What follows belongs to an exercise in optimizing a design on an open flow for small area; a production flow would make more cautious choices.
In this exercise RTL edits were held to simulation tests only and were not proved equivalent to the original.
Not every run is shown, and edits may drop behaviour that the tests do not exercise.
No activity file was given, so power comes from the tool's default toggle rates.

## flow/run.sh

```bash
#!/bin/bash
# synth_recipe.tcl (not shown) runs the flow's synth.tcl, then flattens the netlist and writes it again
# the make line also repeats each setting of config.mk as NAME=value (left out here)
make -C /OpenROAD-flow-scripts/flow DESIGN_CONFIG=/design/flow/config.mk WORK_HOME=/design/flow/orfs CLKGATE_MAP_FILE= SYNTH_SCRIPT=/design/flow/synth_recipe.tcl finish
```

## flow/config.mk

```make
export PLATFORM = sky130hd
export DESIGN_NAME = ram32
export DESIGN_NICKNAME = ram32
export VERILOG_FILES = /design/flow/design.v
export SDC_FILE = /design/flow/constraint.sdc
export NUM_CORES = 8
export LEC_CHECK = 0
export CAP_MARGIN = 20
export CORE_MARGIN = 2
export CORE_UTILIZATION = 30
export SLEW_MARGIN = 20
```

## flow/constraint.sdc

```tcl
create_clock -name core_clock -period 4.0 [get_ports {clk}]
set_input_delay 0.8000 -clock core_clock [delete_from_list [all_inputs] [get_ports {clk}]]
set_output_delay 0.8000 -clock core_clock [all_outputs]
set_load 0.01 [all_outputs]
```

## flow/design.v

```verilog
module ram32(
    input clk,
    input rst,                      
    input [4:0] addr_a, addr_b,
    input [31:0] data_in_a, data_in_b,
    input we_a, we_b,               
    input re_a, re_b,               
    output reg [31:0] data_out_a, data_out_b
);
    reg [31:0] mem [0:31];
    always @(posedge clk or posedge rst) begin
        if (rst) begin
            data_out_a <= 32'd0;
            data_out_b <= 32'd0;
        end 
        else begin
            if (we_a)
                mem[addr_a] <= data_in_a;         
            else if (re_a)
                data_out_a <= mem[addr_a];        
            if(!re_a)
                data_out_a <= 32'b0;              
            if (we_b)
                mem[addr_b] <= data_in_b;         
            else if (re_b)
                data_out_b <= mem[addr_b];        
            if(!re_b)
                data_out_b <= 32'b0;
        end
    end
endmodule
```

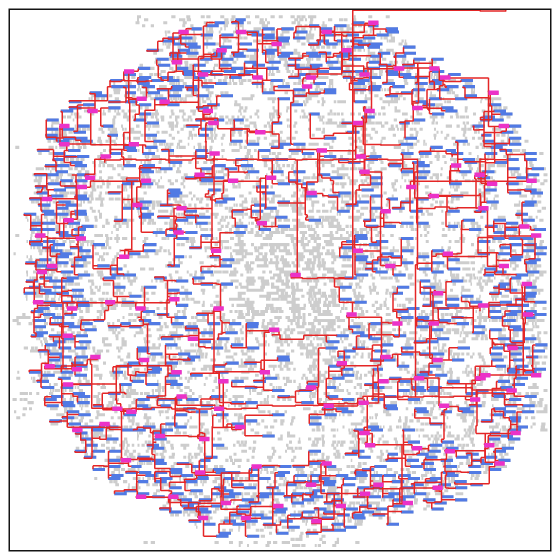
run_1/clock_map.png
[clock wires] red | length: 19,000 microns
[flip-flops] blue | count: 1,088
[cells driving clock nets] magenta | count: 142
flops lie	widely spread
routed clock nets	143

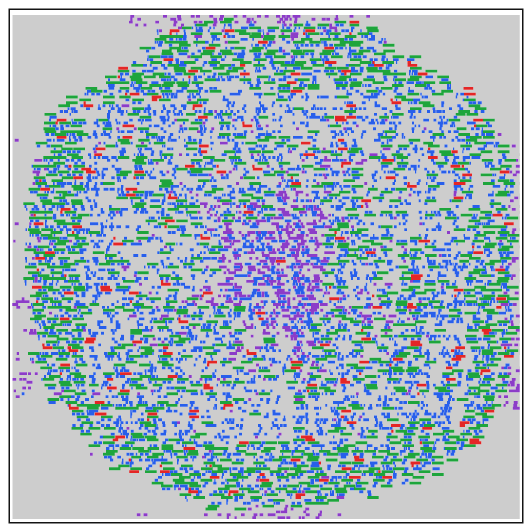
run_1/cell_classes.png
Fill, decap, tap and diode cells in grey.
class	colour	cells
clock drivers and dummy loads	red	261
all other logic	blue	5,189
flip-flops	green	1,088
other buffers and delay cells	purple	754

==> results.json, run 1 <==
{
  "status": "timing/DRC/antenna clean",
  "crit_fanout": 21,
  "portBuffers": 143,
  "whs_path_depth": 2,
  "r2r_start": "mem[6][14]$_DFFE_PN_",
  "grt_pass1_vias": 64030,
  "skew_ps": 32.58,
  "clk_pin_slew_ps": 60,
  "pre_cts_ws_ps": -193.1,
  "post-cts-setup-buffers": 0,
  "cts.htree.levels": 4,
  "layout_common_cells": "mux2i_1 (1,065), edfxtp_1 (1,024), nand2_1 (699)",
  "synth-simple-area-share": 0.1361,
  "async_reset_ff_frac": 0.05882,
  "layout_setup_ws_ps": 555.3,
  "synth-edff-count": 1024,
  "clk_latency_ps": 850,
  "area_delta_synth_final_pct": 20.42,
  "synth_xor_area_frac": 0,
  "post_drt_wl_per_cell_microns": 49.13,
  "final_common_cell": "mux2i_1",
  "gp_congestion": 1.045,
  "setup_violations": 0,
  "ff2ff_setup_slack_ps": 1300,
  "first_iter_violations": 15090,
  "start_util": 0.3025,
  "ctsLongestPathBuffers": 3,
  "slew_headroom": 0.1048,
  "yosysUniqueCellTypes": 77,
  "synth_ff_type": "edfxtp_1",
  "die_h_microns": 483.4,
  "nFillCells": 22750,
  "postCtsResizedCells": 0,
  "cts_tree": "yes",
  "cts_hold_buf": 0,
  "cts_root_buffer": "clkbuf_16",
  "min-delay-start": "data_out_b[6]$_DFFE_PP0P_",
  "seq_area_frac_synth": 0.4693,
  "ios": 144,
  "power_density_nw_per_um2": 392.8,
  "synth_compound_area_frac": 0.1891,
  "fin_crit_sh": 0.8612,
  "synthMuxAreaShare": 0.1561,
  "drt.antenna.violating_nets": 0,
  "design.core.area_sq_um": 227900,
  "cp.required_ps": 4710,
  "ys_seq_elements": 1088,
  "hpwl_microns": 328000,
  "ir_worst_vdd_mv": 0.4774,
  "crit_type": "in -> reg",
  "synthAdderAreaFrac": 0,
  "nNetsFinal": 7255,
  "leakage_nw": 34.01,
  "reg2reg_to": "data_out_b[14]$_DFFE_PP0P_",
  "syn_area_sq_um": 68940,
  "drv_cap": 0,
  "final.setup.tns_ps": 0,
  "final_layout_size_suffix_gt1_frac": 0.1432,
  "syn-num-nets": 7112,
  "holdWs_ps": 498.3,
  "synth_top_family_by_area": "compound AO/OA/AOI/OAI gates",
  "hold_path_end": "data_out_b[6]$_DFFE_PP0P_",
  "wl_microns": 509000,
  "fp.dieW_microns": 483.4,
  "core.rowCount": 175,
  "synth_warnings": 2,
  "rsz0062_at_grt": "no",
  "grt_start_max_net_pins": 69,
  "final_max_slew_viol_count": 0,
  "numCtsBuffers": 142,
  "cp-start-kind": "input port",
  "num_vias": 72430,
  "drc_errors": 0,
  "clock-sinks": 1088,
  "fp.dieArea_sq_um": 233700,
  "rr_worst_depth": 6,
  "crit_arrival_ps": 4160,
  "worst_pin_slew_ps": 1333,
  "crit_path_end_kind": "flip-flop",
  "grt_pass1_wl_microns": 652200,
  "drt-pass1-iter-count": 9,
  "fin_crit_ps": 3445
}
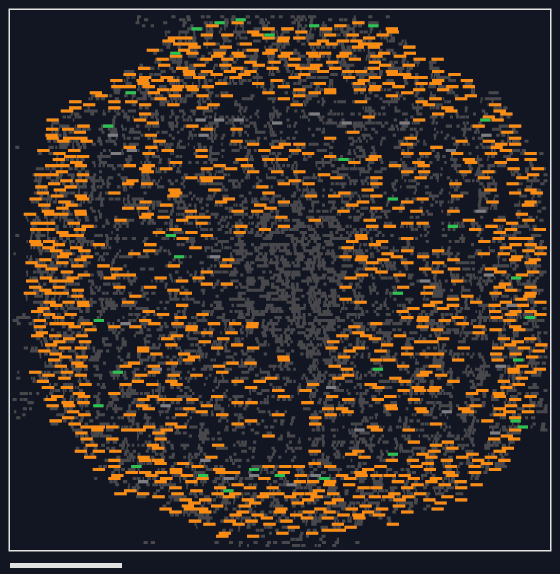
run_1/registers.png
Scale bar: 100 microns. Other sequential cells in the stronger grey, the rest of the logic in the fainter grey.
signal	colour	sequential cells	where
`mem`	orange	1,024	widely spread
`data_out_b`	green	32	widely spread

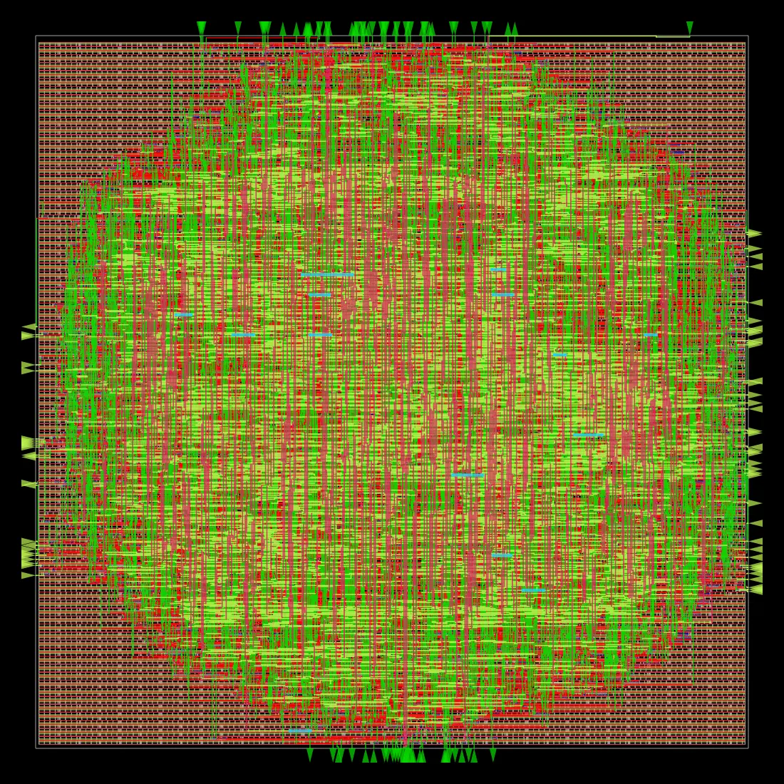
run_1/final_routing.png
GR Util All Layers: 0.4173
M1 WL: 183,600 microns
met3 WL post-DR: 74,480 microns
top layer in use: met5

run 1: worst max-delay path: stages:
cell and delay (ps):
buf_2 470, buf_4 350, nor3b_2 150, buf_4 260
buf_4 250, and3_1 220, a2111oi_0 720, nand3_1 170
nor4_1 600, o21ai_1 150
run 1: cell type report:
class	instances	area (sq um)	area share
clock inverters	75	914.6	0.01102
repair buffers	754	7695	0.09269
well taps	3009	3765	0.04535
multi-input cells	5176	34150	0.4113
flip-flops and latches	1088	32350	0.3897
inverters	13	52.55	0.0006330
clock buffers	186	3945	0.04752
diodes	58	145.1	0.001748
run 1: flip-flops by register name, summed over array words and instances, names as in the netlist:
| name | cells |
|---|---|
| data_out_a | 32 |
| data_out_b | 32 |
| mem | 1024 |
run 1: Yosys cell counts (6+ instances only):
cell type / instances / area (sq um)
edfxtp_1: 1024 / 30750
a221oi_1: 27 / 236.5
o211ai_1: 11 / 82.58
nor3_1: 44 / 220.2
or3_1: 11 / 68.82
or3b_1: 6 / 52.55
a31oi_1: 8 / 50.05
buf_1: 11 / 41.29
a22o_1: 25 / 219.0
mux2_2: 7 / 78.83
o21ai_0: 605 / 3028
nand3b_1: 12 / 90.09
mux2i_1: 1065 / 10660
a2bb2oi_1: 9 / 78.83
buf_2: 210 / 1051
o21ai_1: 72 / 360.4
nand2b_1: 12 / 75.07
a222oi_1: 6 / 60.06
a32oi_1: 23 / 201.4
nor2_4: 8 / 90.09
inv_1: 12 / 45.04
a21oi_1: 532 / 2663
buf_6: 14 / 157.7
nor2b_1: 18 / 112.6
nand3_1: 107 / 535.5
a211oi_1: 13 / 97.59
nor3_2: 12 / 120.1
clkbuf_1: 479 / 1798
a2111oi_0: 52 / 455.4
and3b_1: 8 / 70.07
buf_4: 41 / 307.8
nand4_1: 145 / 907.1
dfrtp_1: 64 / 1602
nor2_2: 28 / 175.2
a22oi_1: 675 / 5067
nor3b_1: 10 / 75.07
nor2_1: 555 / 2083
nand2_1: 725 / 2721
nand2_2: 7 / 43.79
nor4_1: 55 / 344.1
and3_1: 195 / 1220
a2111oi_2: 7 / 105.1
run 1: logic make-up (layout without fill, tap and decap cells):
family,Yosys count,after routing
AO/OA/AOI/OAI,2105,2105
AND/OR/NAND/NOR,1998,1998
flip-flops,1088,1088
multiplexers,1073,1073
buffers and inverters,768,1028
other,0,58
run 1: how the worst max path moves through the flow:
| stage | startpoint | end | slack (ps) | cells past startpoint |
|---|---|---|---|---|
| finish | addr_b[2] | data_out_b[4]$_DFFE_PP0P_ | 560 | 10 |
| global route | addr_b[2] | data_out_b[4]$_DFFE_PP0P_ | 570 | 10 |
| CTS | addr_b[2] | data_out_b[4]$_DFFE_PP0P_ | 700 | 10 |
| detailed placement | addr_b[2] | data_out_b[4]$_DFFE_PP0P_ | -190 | 10 |
| global placement | addr_b[2] | data_out_b[4]$_DFFE_PP0P_ | -190 | 10 |
| floorplan | rst | mem[0][0]$_DFFE_PN_ | -13510 | 1 |
run 1: routing by layer:
layer | GRT usage | routed length (microns) | vias to the layer above
met5 | 0 | 198 | -
met4 | 0.3144 | 46510 | 28
met3 | 0.1661 | 74480 | 2189
met2 | 0.5789 | 204200 | 7465
met1 | 0.5163 | 183600 | 35640
li1 | - | - | 27100
run 1: metrics by stage:
stage               power [W]  area, sq um  cells  utilization
floorplan             0.01634        68940   7032            -
global placement      0.01855        77980  10040       0.3421
detailed placement    0.01859        78010  10040       0.3422
CTS                   0.03226        82870  10300       0.3636
global route          0.03301        82900  10310       0.3637
finish                0.03261        83020  10360       0.3642
run 1: report_power, final:
part / switching (W) / total [W] / internal (W)
Combinational: 0.00291 / 0.00425 / 0.00134
Clock: 0.00586 / 0.0139 / 0.00808
Sequential: 0.00100 / 0.0144 / 0.0134
==> run 2, diff against run 1 <==
==> flow/design.v (replaced) <==
module ram32_word(
    input clk,
    input sel_a, sel_b, keep,
    input [31:0] da, db,
    output reg [31:0] s
);
    always @(posedge clk)
        s <= ~(({32{sel_a}} & da) | ({32{sel_b}} & db) | ({32{keep}} & s));
endmodule
module ram32_aoi3(
    input a0, b0, a1, b1, a2, b2,
    output y
);
    assign y = ~((a0 & b0) | (a1 & b1) | (a2 & b2));
endmodule
module ram32_rdbit(
    input [31:0] sel,
    input [31:0] col,
    input hold, cur, flip,
    output d
);
    wire [10:0] y;
    genvar k;
    generate
        for (k = 0; k < 10; k = k + 1) begin : g_aoi
            ram32_aoi3 u_aoi(.a0(sel[3*k]), .b0(col[3*k]), .a1(sel[3*k+1]), .b1(col[3*k+1]),
                             .a2(sel[3*k+2]), .b2(col[3*k+2]), .y(y[k]));
        end
    endgenerate
    ram32_aoi3 u_aoi_last(.a0(sel[30]), .b0(col[30]), .a1(sel[31]), .b1(col[31]),
                          .a2(hold), .b2(cur), .y(y[10]));
    assign d = ~(&y) ^ flip;
endmodule
module ram32(
    input clk,
    input rst,
    input [4:0] addr_a, addr_b,
    input [31:0] data_in_a, data_in_b,
    input we_a, we_b,
    input re_a, re_b,
    output reg [31:0] data_out_a, data_out_b
);
    reg p;
    always @(posedge clk)
        p <= ~p;
    wire wa = we_a & ~rst;
    wire wb = we_b & ~rst;
    wire [31:0] hit_a = 32'd1 << addr_a;
    wire [31:0] hit_b = 32'd1 << addr_b;
    wire [31:0] sel_b  = {32{wb}} & hit_b;
    wire [31:0] sel_a  = {32{wa}} & hit_a & ~sel_b;
    wire [31:0] keep   = ~(({32{wa}} & hit_a) | sel_b);
    wire [31:0] da = data_in_a ^ {32{p}};
    wire [31:0] db = data_in_b ^ {32{p}};
    wire rdy_a = re_a & ~we_a;
    wire rdy_b = re_b & ~we_b;
    wire [31:0] rd_a = {32{rdy_a}} & hit_a;
    wire [31:0] rd_b = {32{rdy_b}} & hit_b;
    wire hold_a = re_a & we_a;
    wire hold_b = re_b & we_b;
    wire flip_a = rdy_a & p;
    wire flip_b = rdy_b & p;
    wire [31:0] s [0:31];
    genvar w, j;
    generate
        for (w = 0; w < 32; w = w + 1) begin : g_word
            ram32_word u_word(.clk(clk), .sel_a(sel_a[w]), .sel_b(sel_b[w]), .keep(keep[w]),
                              .da(da), .db(db), .s(s[w]));
        end
    endgenerate
    wire [31:0] nxt_a, nxt_b;
    generate
        for (j = 0; j < 32; j = j + 1) begin : g_col
            wire [31:0] col;
            for (w = 0; w < 32; w = w + 1) begin : g_w
                assign col[w] = s[w][j];
            end
            ram32_rdbit u_ra(.sel(rd_a), .col(col), .hold(hold_a), .cur(data_out_a[j]),
                             .flip(flip_a), .d(nxt_a[j]));
            ram32_rdbit u_rb(.sel(rd_b), .col(col), .hold(hold_b), .cur(data_out_b[j]),
                             .flip(flip_b), .d(nxt_b[j]));
        end
    endgenerate
    always @(posedge clk or posedge rst) begin
        if (rst) begin
            data_out_a <= 32'd0;
            data_out_b <= 32'd0;
        end else begin
            data_out_a <= nxt_a;
            data_out_b <= nxt_b;
        end
    end
endmodule
--- a/flow/config.mk
+++ b/flow/config.mk
@@ -10,2 +10,4 @@
 export CORE_UTILIZATION = 30
 export SLEW_MARGIN = 20
+export SYNTH_HIERARCHICAL = 1
+export SYNTH_MINIMUM_KEEP_SIZE = 0
==> results.json, run 2 <==
{
  "cts.htree.levels": 3,
  "ios": 144,
  "drv_cap": 0,
  "clk_latency_ps": 730,
  "hpwl_microns": 161300,
  "seq_area_frac_synth": 0.4753,
  "max_stage_delay_ps": 1010,
  "grt-ovfl-total": 0,
  "synthTopCellsByCount": "a222oi_1 (1,728), dfxtp_1 (1,025), buf_6 (194), nand4_1 (129), buf_2 (117)",
  "worst-path-stages": 10,
  "finalNonFillerCells": 6217,
  "dpl_cell_area_sq_um": 52900,
  "crit_path_end_kind": "flip-flop",
  "synth_ff_type": "dfxtp_1",
  "first_iter_violations": 21840,
  "largest_reg_flops": 1024,
  "slew_headroom": 0.1383,
  "post-cts-setup-buffers": 0,
  "wl_microns": 261300,
  "r2r_start": "p$_DFF_P_",
  "start_util": 0.3021,
  "nNetsFinal": 4151,
  "final_layout_size_suffix_gt1_frac": 0.2076,
  "clk_pin_slew_ps": 60,
  "crit_arrival_ps": 4420,
  "rsz0062_at_grt": "no",
  "portBuffers": 143,
  "top_register": "g_word.u_word.s",
  "skew_ps": 29.46,
  "grt_antenna_before_repair": 22,
  "fp.dieW_microns": 397.9,
  "cp_top_family": "simple AND/OR/NAND/NOR gates",
  "crit_path_end": "data_out_a[29]$_DFF_PP0_",
  "grt_pass1_vias": 48180,
  "nFillCells": 14720,
  "area_delta_synth_final_pct": 22.52,
  "rr_worst_depth": 3,
  "final_common_cell": "a222oi_1",
  "grt_start_max_net_pins": 37,
  "hp-class": "reg -> reg",
  "cp-start-kind": "input port",
  "grt_usage": 0.3105,
  "startpoint": "re_a",
  "fp.dieArea_sq_um": 158300,
  "ctsLongestPathBuffers": 3,
  "hold_violations": 0,
  "leakage_nw": 20.99,
  "fin_crit_ps": 3834,
  "crit_chain": "clkdlybuf4s50_1 -> and3b_1 -> nand2_1 -> nor2_4 -> buf_4 -> a222oi_1 -> nand4_1 -> buf_4 -> nor3_2 -> xnor2_1",
  "yosys.area.top_type": "dfxtp_1",
  "ys_top_cells_by_area": "dfxtp_1 (44%), a222oi_1 (37%), buf_6 (4.7%)",
  "post_drt_wl_per_cell_microns": 42.03,
  "netlist.area_leader.share": 0.4409,
  "place_inst": 5994,
  "layout_common_cells": "a222oi_1 (1,728), dfxtp_1 (1,024), buf_4 (323)",
  "crit_top_cell": "buf_4",
  "cts_tree": "yes",
  "yosysUniqueCellTypes": 38,
  "synth_warnings": 8,
  "power_density_nw_per_um2": 564.1,
  "synthCells": 3762,
  "cts_root_buffer": "clkbuf_16",
  "top_regs": "g_word.u_word.s (1024), data_out_a (32), data_out_b (32)",
  "synth-edff-count": 0,
  "cts_hold_buf": 0,
  "clock-sinks": 1089,
  "grt_pass1_wl_microns": 363400,
  "worst_pin_slew_ps": 1293,
  "gp_congestion": 0.9765,
  "synth_area_per_cell_sq_um": 12.37,
  "final_max_slew_viol_count": 0,
  "design.core.area_sq_um": 154000,
  "clock.fmax_ghz": 0.2609,
  "num_vias": 51770,
  "ff2ff_setup_slack_ps": 1460,
  "fin_crit_sh": 0.9584,
  "critPathBufInv": 3,
  "drt-pass1-iter-count": 21,
  "cp_slowest_cell": "nor2_4",
  "syn_area_sq_um": 46540,
  "crit_type": "in -> reg",
  "numCtsBuffers": 113,
  "synth.most_common_cell": "a222oi_1",
  "crit_fanout": 26,
  "reg2reg_to": "g_word[17].u_word.s[10]$_DFF_P_",
  "core.rowCount": 144,
  "cp.required_ps": 4580,
  "via_per_inst": 8.326,
  "async_reset_ff_frac": 0.05877,
  "drc_errors": 0,
  "die_h_microns": 397.9,
  "ys_seq_elements": 1089,
  "postCtsResizedCells": 0,
  "drt.antenna.violating_nets": 0,
  "ir_worst_vdd_mv": 0.3714,
  "syn-num-nets": 3842,
  "setup_violations": 0,
  "status": "timing/DRC/antenna clean",
  "power.total_w": 0.03217
}
run 2: cell type report:
type,count,area (sq um),share of cell area
antenna,7,17.52,0.0003072
tap,2044,2557,0.04485
clock inverter,57,760.7,0.01334
inverter,3,12.51,0.0002194
sequential,1089,22130,0.3880
timing repair buffer,515,4882,0.08562
clock buffer,153,3201,0.05613
multi-input combinational,2349,23470,0.4115
run 2: worst min path at each step:
stage                                         start                               to  slack (ps)  depth (start not counted)
global placement     g_word[12].u_word.s[1]$_DFF_P_   g_word[12].u_word.s[1]$_DFF_P_         450                          1
CTS                  g_word[0].u_word.s[31]$_DFF_P_   g_word[0].u_word.s[31]$_DFF_P_         470                          1
floorplan             g_word[0].u_word.s[0]$_DFF_P_    g_word[0].u_word.s[0]$_DFF_P_         440                          1
detailed placement  g_word[27].u_word.s[19]$_DFF_P_  g_word[27].u_word.s[19]$_DFF_P_         460                          1
finish                g_word[7].u_word.s[1]$_DFF_P_    g_word[7].u_word.s[1]$_DFF_P_         470                          1
global route         g_word[4].u_word.s[21]$_DFF_P_   g_word[4].u_word.s[21]$_DFF_P_         480                          1
run 2: kinds of logic after synthesis:
kind of cell | count (synthesis) | share of synthesized area
compound gates | 1760 | 0.3751
xor+xnor | 128 | 0.02409
buf+inv | 324 | 0.06073
flops | 1089 | 0.4753
simple gates | 461 | 0.06482
run 2: worst reg2reg max path, delay by kind of cell (launching register included):
kind                   cells  cell delay [ps]
flip-flops                 1              710
XOR/XNOR                   1              950
AO/OA/AOI/OAI              1              330
buffers and inverters      1              340
run 2: routing by layer:
metal,routed length [microns],GRT usage
met3,51590,0.1545
met2,104500,0.4418
met1,85840,0.3790
met4,19150,0.1698
met5,215,0.001211
run 2: per-module statistics from Yosys, one instance, submodules excluded:
| module | times used | cell area, sq um | cells | flip-flops and latches |
|---|---|---|---|---|
| ram32 | 1 | 3781 | 402 | 65 |
| ram32_aoi3 | 704 | 10.01 | 1 | 0 |
| ram32_rdbit | 64 | 36.28 | 5 | 0 |
| ram32_word | 32 | 1044 | 73 | 32 |
run 2: metrics by stage:
| stage | setup TNS (ps) | hold WS [ps] | setup WS, ps | utilization |
|---|---|---|---|---|
| final | 0 | 468.7 | 166.5 | 0.3702 |
| after floorplan | 0 | 438.2 | 37.94 | - |
| after CTS | 0 | 466.2 | 541.5 | 0.3691 |
| after global placement | -2958 | 449.0 | -194.4 | 0.3429 |
| after global routing | 0 | 481.7 | 228.5 | 0.3701 |
| after detailed placement | -2962 | 455.8 | -182.0 | 0.3434 |
run 2: report_power, final:
group | internal [W] | switching [W] | leakage (nW)
sequential | 0.0139 | 0.00275 | 9.62
clock | 0.00670 | 0.00477 | 1.96
combinational | 0.00202 | 0.00203 | 9.42
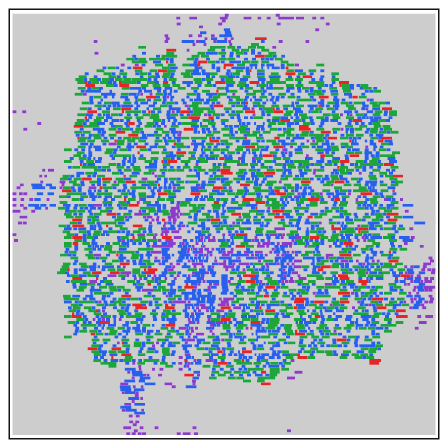
run_2/cell_classes.png
Fill, decap, tap and diode cells in grey.
fin area: 57,020 sq um
fraction of area in registers: 0.3880

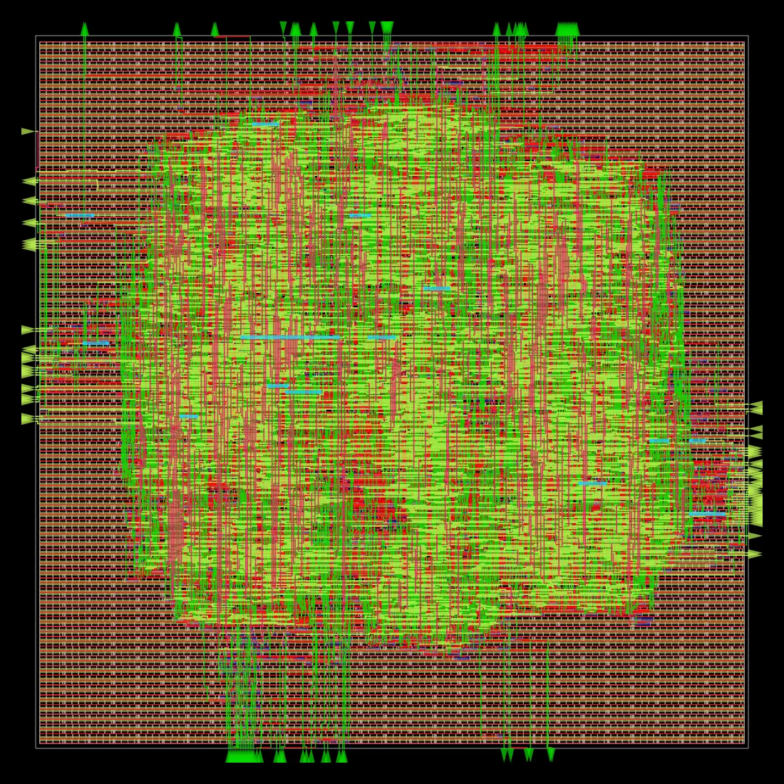
run_2/final_routing.png
M1 WL: 85,840 microns
Met2 Wirelength: 104,500 microns

==> run 3, diff against run 2 <==
--- a/flow/design.v
+++ b/flow/design.v
@@ -32,4 +32,15 @@
     assign d = ~(&y) ^ flip;
 endmodule
+module ram32_wdec(
+    input alo, ahi, blo, bhi, rlo_a, rhi_a, rlo_b, rhi_b,
+    output sel_a, sel_b, keep, rd_a, rd_b
+);
+    wire hit_a = alo & ahi;
+    assign sel_b = blo & bhi;
+    assign sel_a = hit_a & ~sel_b;
+    assign keep  = ~(hit_a | sel_b);
+    assign rd_a  = rlo_a & rhi_a;
+    assign rd_b  = rlo_b & rhi_b;
+endmodule
 module ram32(
     input clk,
@@ -46,15 +57,17 @@
     wire wa = we_a & ~rst;
     wire wb = we_b & ~rst;
-    wire [31:0] hit_a = 32'd1 << addr_a;
-    wire [31:0] hit_b = 32'd1 << addr_b;
-    wire [31:0] sel_b  = {32{wb}} & hit_b;
-    wire [31:0] sel_a  = {32{wa}} & hit_a & ~sel_b;
-    wire [31:0] keep   = ~(({32{wa}} & hit_a) | sel_b);
+    wire rdy_a = re_a & ~we_a;
+    wire rdy_b = re_b & ~we_b;
+    wire [3:0] lo_a = 4'd1 << addr_a[1:0];
+    wire [3:0] lo_b = 4'd1 << addr_b[1:0];
+    wire [7:0] hi_a = 8'd1 << addr_a[4:2];
+    wire [7:0] hi_b = 8'd1 << addr_b[4:2];
+    wire [7:0] whi_a = {8{wa}} & hi_a;
+    wire [7:0] whi_b = {8{wb}} & hi_b;
+    wire [7:0] rhi_a = {8{rdy_a}} & hi_a;
+    wire [7:0] rhi_b = {8{rdy_b}} & hi_b;
+    wire [31:0] sel_a, sel_b, keep, rd_a, rd_b;
     wire [31:0] da = data_in_a ^ {32{p}};
     wire [31:0] db = data_in_b ^ {32{p}};
-    wire rdy_a = re_a & ~we_a;
-    wire rdy_b = re_b & ~we_b;
-    wire [31:0] rd_a = {32{rdy_a}} & hit_a;
-    wire [31:0] rd_b = {32{rdy_b}} & hit_b;
     wire hold_a = re_a & we_a;
     wire hold_b = re_b & we_b;
@@ -65,4 +78,7 @@
     generate
         for (w = 0; w < 32; w = w + 1) begin : g_word
+            ram32_wdec u_dec(.alo(lo_a[w%4]), .ahi(whi_a[w/4]), .blo(lo_b[w%4]), .bhi(whi_b[w/4]),
+                             .rlo_a(lo_a[w%4]), .rhi_a(rhi_a[w/4]), .rlo_b(lo_b[w%4]), .rhi_b(rhi_b[w/4]),
+                             .sel_a(sel_a[w]), .sel_b(sel_b[w]), .keep(keep[w]), .rd_a(rd_a[w]), .rd_b(rd_b[w]));
             ram32_word u_word(.clk(clk), .sel_a(sel_a[w]), .sel_b(sel_b[w]), .keep(keep[w]),
                               .da(da), .db(db), .s(s[w]));
--- a/flow/config.mk
+++ b/flow/config.mk
@@ -7,6 +7,12 @@
 export LEC_CHECK = 0
 export CAP_MARGIN = 20
+export CELL_PAD_IN_SITES_DETAIL_PLACEMENT = 1
+export CELL_PAD_IN_SITES_GLOBAL_PLACEMENT = 1
 export CORE_MARGIN = 2
-export CORE_UTILIZATION = 30
+export CORE_UTILIZATION = 45
+export CTS_CLUSTER_DIAMETER = 100
+export CTS_CLUSTER_SIZE = 25
+export PLACE_DENSITY = 0.5
+export SETUP_SLACK_MARGIN = 0.3
 export SLEW_MARGIN = 20
 export SYNTH_HIERARCHICAL = 1
==> results.json, run 3 <==
{
  "status": "timing/DRC/antenna clean",
  "max_stage_delay_ps": 720,
  "min-delay-start": "g_word[13].u_word.s[21]$_DFF_P_",
  "cp-start-kind": "input port",
  "r2r_start": "p$_DFF_P_",
  "post_drt_wl_per_cell_microns": 52.39,
  "p_clk_frac": 0.231,
  "hpwl_microns": 174500,
  "layout_setup_ws_ps": 241.6,
  "fin_crit_ps": 3758,
  "final_layout_size_suffix_gt1_frac": 0.1828,
  "cp_slowest_cell": "clkdlybuf4s50_1",
  "num_vias": 52470,
  "hold_violations": 0,
  "drc_errors": 0,
  "hold_path_end": "g_word[13].u_word.s[21]$_DFF_P_",
  "ys_seq_elements": 1089,
  "layout_common_cells": "a222oi_1 (1,728), dfxtp_1 (1,024), buf_4 (296)",
  "drv_cap": 0,
  "die_h_microns": 326,
  "gp_congestion": 0.9873,
  "seq_area_frac_synth": 0.4741,
  "cts_tree": "yes",
  "final_common_cell": "a222oi_1",
  "clock-sinks": 1089,
  "syn-num-nets": 3833,
  "numCtsBuffers": 50,
  "hp-class": "reg -> reg",
  "grt_pass1_vias": 51690,
  "ir_worst_vdd_mv": 0.4407,
  "ctsLongestPathBuffers": 3,
  "pwr-share-comb": 0.155,
  "grt_usage": 0.5093,
  "fp.dieArea_sq_um": 106300,
  "p_sw_w": 0.008633,
  "syn_area_sq_um": 46660,
  "largest_reg_flops": 1024,
  "drt.antenna.violating_nets": 0,
  "wl_microns": 286300,
  "crit_arrival_ps": 4400,
  "area_delta_synth_final_pct": 16.09,
  "power_density_nw_per_um2": 500.4,
  "clk_pin_slew_ps": 100,
  "ios": 144,
  "fp.dieW_microns": 326,
  "synth_ff_type": "dfxtp_1",
  "synth_warnings": 8,
  "synth_area_per_cell_sq_um": 12.43,
  "cts_root_buffer": "clkbuf_16",
  "fin_crit_sh": 0.9396,
  "skew_ps": 35.12,
  "leakage_nw": 20.36,
  "design.core.area_sq_um": 103200,
  "reg2reg_to": "g_word[31].u_word.s[31]$_DFF_P_",
  "crit_type": "in -> reg",
  "crit_fanout": 15,
  "final_core_util": 0.5249,
  "final_max_slew_viol_count": 0,
  "synth.most_common_cell": "a222oi_1",
  "drt-pass1-iter-count": 22,
  "async_reset_ff_frac": 0.05877,
  "grt_start_max_net_pins": 39,
  "start_util": 0.4521,
  "synthTopCellsByCount": "a222oi_1 (1,728), dfxtp_1 (1,025), buf_6 (198), nand4_1 (128), buf_2 (98)",
  "core.rowCount": 118,
  "clock.fmax_ghz": 0.2661,
  "nNetsFinal": 4135,
  "setup_violations": 0,
  "ff2ff_setup_slack_ps": 1270,
  "p_int_w": 0.01847,
  "netlist.area_leader.share": 0.4398,
  "clk_latency_ps": 720,
  "whs_path_depth": 1,
  "worst_pin_slew_ps": 1340,
  "first_iter_violations": 19720,
  "top_register": "g_word.u_word.s",
  "final.setup.tns_ps": 0,
  "critPathBufInv": 2,
  "p_sw_frac": 0.3185,
  "ys_top_cells_by_area": "dfxtp_1 (44%), a222oi_1 (37%), buf_6 (4.8%)",
  "crit_chain": "clkdlybuf4s50_1 -> nand2b_1 -> nor2_1 -> and2_1 -> buf_4 -> a222oi_1 -> nand4_1 -> nor3_2 -> xnor2_1",
  "pre_cts_ws_ps": -370.2,
  "grt-ovfl-total": 0,
  "cts.htree.levels": 2,
  "grt_pass1_wl_microns": 394400,
  "rsz0062_at_grt": "no",
  "yosysUniqueCellTypes": 26,
  "rr_worst_depth": 3,
  "cp.required_ps": 4640,
  "crit_path_end_kind": "flip-flop",
  "cp_top_family": "simple AND/OR/NAND/NOR gates",
  "portBuffers": 143,
  "seq_power_share": 0.613,
  "yosys.area.top_type": "dfxtp_1",
  "holdWs_ps": 477.3,
  "grt_antenna_before_repair": 8,
  "slew_headroom": 0.1046,
  "via_per_inst": 9.602,
  "synthCells": 3753,
  "synth-edff-count": 0,
  "top_regs": "g_word.u_word.s (1024), data_out_a (32), data_out_b (32)"
}
[run 3: cell types whose count changed after synthesis, moves of 5 or more]
cell	before	now
a21oi_1	32	0
a21oi_2	0	32
and2_1	4	68
and2_4	0	32
buf_2	117	98
clkbuf_1	7	0
nand2_1	13	36
nand3_1	70	64
nor2_1	74	20
nor2_2	7	32
nor3_1	36	8
nor3_4	14	0
nor4_2	5	0
[run 3: cells by family (layout without fill, tap and decap cells)]
kind of cell,count (synthesis),after routing,share of synthesized area
AOI/OAI and AO/OA,1760,1760,0.3767
DFF,1089,1089,0.4741
and+or+nand+nor,477,477,0.06651
buffers and inverters,299,627,0.05862
xor gates and xnor gates,128,128,0.02403
other,0,4,0
[run 3: stage by stage]
| stage | power (W) | instances | instance area (sq um) |
|---|---|---|---|
| 2_1_floorplan | 0.01827 | 3753 | 46670 |
| 3_3_place_gp | 0.02013 | 5366 | 52280 |
| 3_5_place_dp | 0.02068 | 5377 | 52560 |
| 4_1_cts | 0.02674 | 5455 | 54000 |
| 5_1_grt | 0.02791 | 5461 | 54160 |
| 6_report | 0.02711 | 5465 | 54170 |
[run 3: worst max path at each step]
stage / start / endpoint / cells after the start
CTS: we_a / data_out_a[10]$_DFF_PP0_ / 9
global placement: we_a / data_out_a[10]$_DFF_PP0_ / 9
finish: addr_a[3] / data_out_a[10]$_DFF_PP0_ / 9
floorplan: addr_a[0] / data_out_a[0]$_DFF_PP0_ / 6
detailed placement: we_a / data_out_a[10]$_DFF_PP0_ / 9
global route: addr_a[0] / data_out_a[14]$_DFF_PP0_ / 10
[run 3: layer usage]
layer,part of all wire,track usage
met1,0.32,0.6099
met2,0.39,0.7066
met3,0.18,0.2221
met4,0.10,0.4047
met5,0.00053,0.01154
[run 3: power groups by stage]
stage                     clock network [W]  logic [W]  registers [W]
after CTS                           0.00626    0.00409         0.0164
after global routing                0.00664    0.00445         0.0168
final                               0.00627    0.00421         0.0166
after detailed placement                  0    0.00410         0.0166
after floorplan                           0    0.00247         0.0158
after global placement                    0    0.00383         0.0163
[run 3: timing repair]
item,CTS,global route
resized for setup,0,3
endpoints found under the setup margin,0,1
hold buffers,0,0
setup buffers,0,0
[run 3: cell type report]
cell class                 count  area, sq um
fill                       10350        49040
multi-input combinational   2365        22960
sequential                  1089        22130
timing repair buffer         547         5901
tap                         1380         1727
clock buffer                  72         1365
clock inverter                 6        73.82
antenna                        4        10.01
inverter                       2        8.758
[run 3: per-module statistics from Yosys, one instance, submodules excluded]
| module | copies in the design | cells inside | cell area (sq um) |
|---|---|---|---|
| ram32 | 1 | 201 | 2615 |
| ram32_word | 32 | 73 | 1044 |
| ram32_wdec | 32 | 6 | 40.04 |
| ram32_rdbit | 64 | 5 | 36.28 |
| ram32_aoi3 | 704 | 1 | 10.01 |
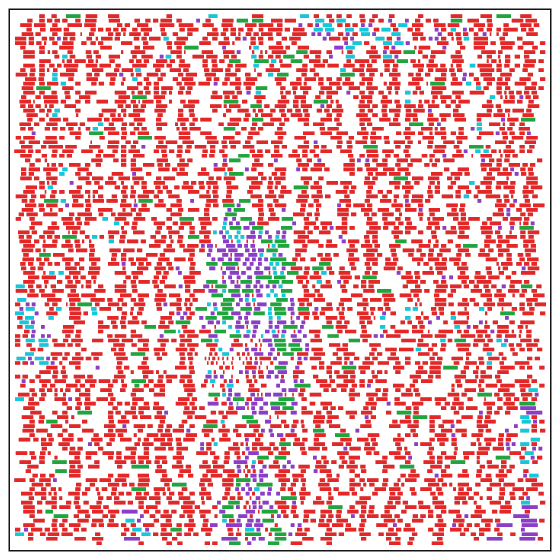
run_3/drive_strength.png
size	colour	cells	most used
drive 1 or less	red	3,335	a222oi_1
drive 3 to 4	purple	414	buf_4
drive 2	cyan	168	nor3_2
drive 6 and up	green	164	buf_12

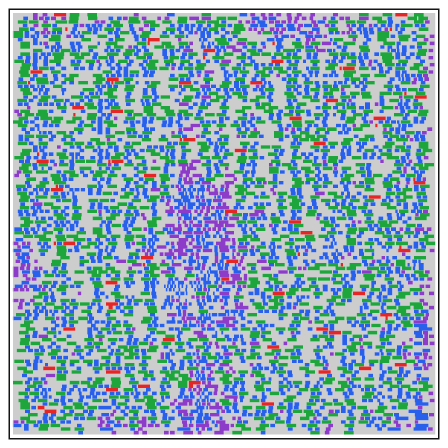
run_3/cell_classes.png
Fill, decap, tap and diode cells in grey.
class	colour	cells
flip-flops	green	1,089
clock drivers and dummy loads	red	78
all other logic	blue	2,367
other buffers and delay cells	purple	547

==> afterwards: timing with drivers on the ports <==
The flow's constraints put no driver on any port. The routed layouts listed below were extracted and timed again, unchanged, in two steps. Step 1: set_driving_cell puts a clkbuf_16 on clk and a buf_2 on each other input, an assumption about the parent block. Step 2 adds t to the input delays and takes it off the output delays; t is the mean of the earliest and latest rising clock arrival at the registers after step 1. Input paths then give back, and output paths get back, about the clock's delay inside the block. a / b / c = ideal ports / drivers / drivers and shift; a / b = the first two.
run	t, ns	setup WS [ns]	hold slack, ns	worst setup path at the end	pins driven straight from the clock port
run 1	0.943	0.555 / 0.415 / -0.528	0.498 / 0.498 / 0.498	input to register	1
run 2	0.799	0.166 / 0.228 / -0.572	0.469 / 0.469 / 0.469	input to register	1
run 3	0.786	0.242 / 0.290 / -0.496	0.477 / 0.477 / 0.477	input to register	1
Met with ideal ports but missed after step 2: setup timing in every run listed. The setup slack of run 1, which loses most, moves by -0.140 ns with the drivers and by -1.083 ns with both steps.
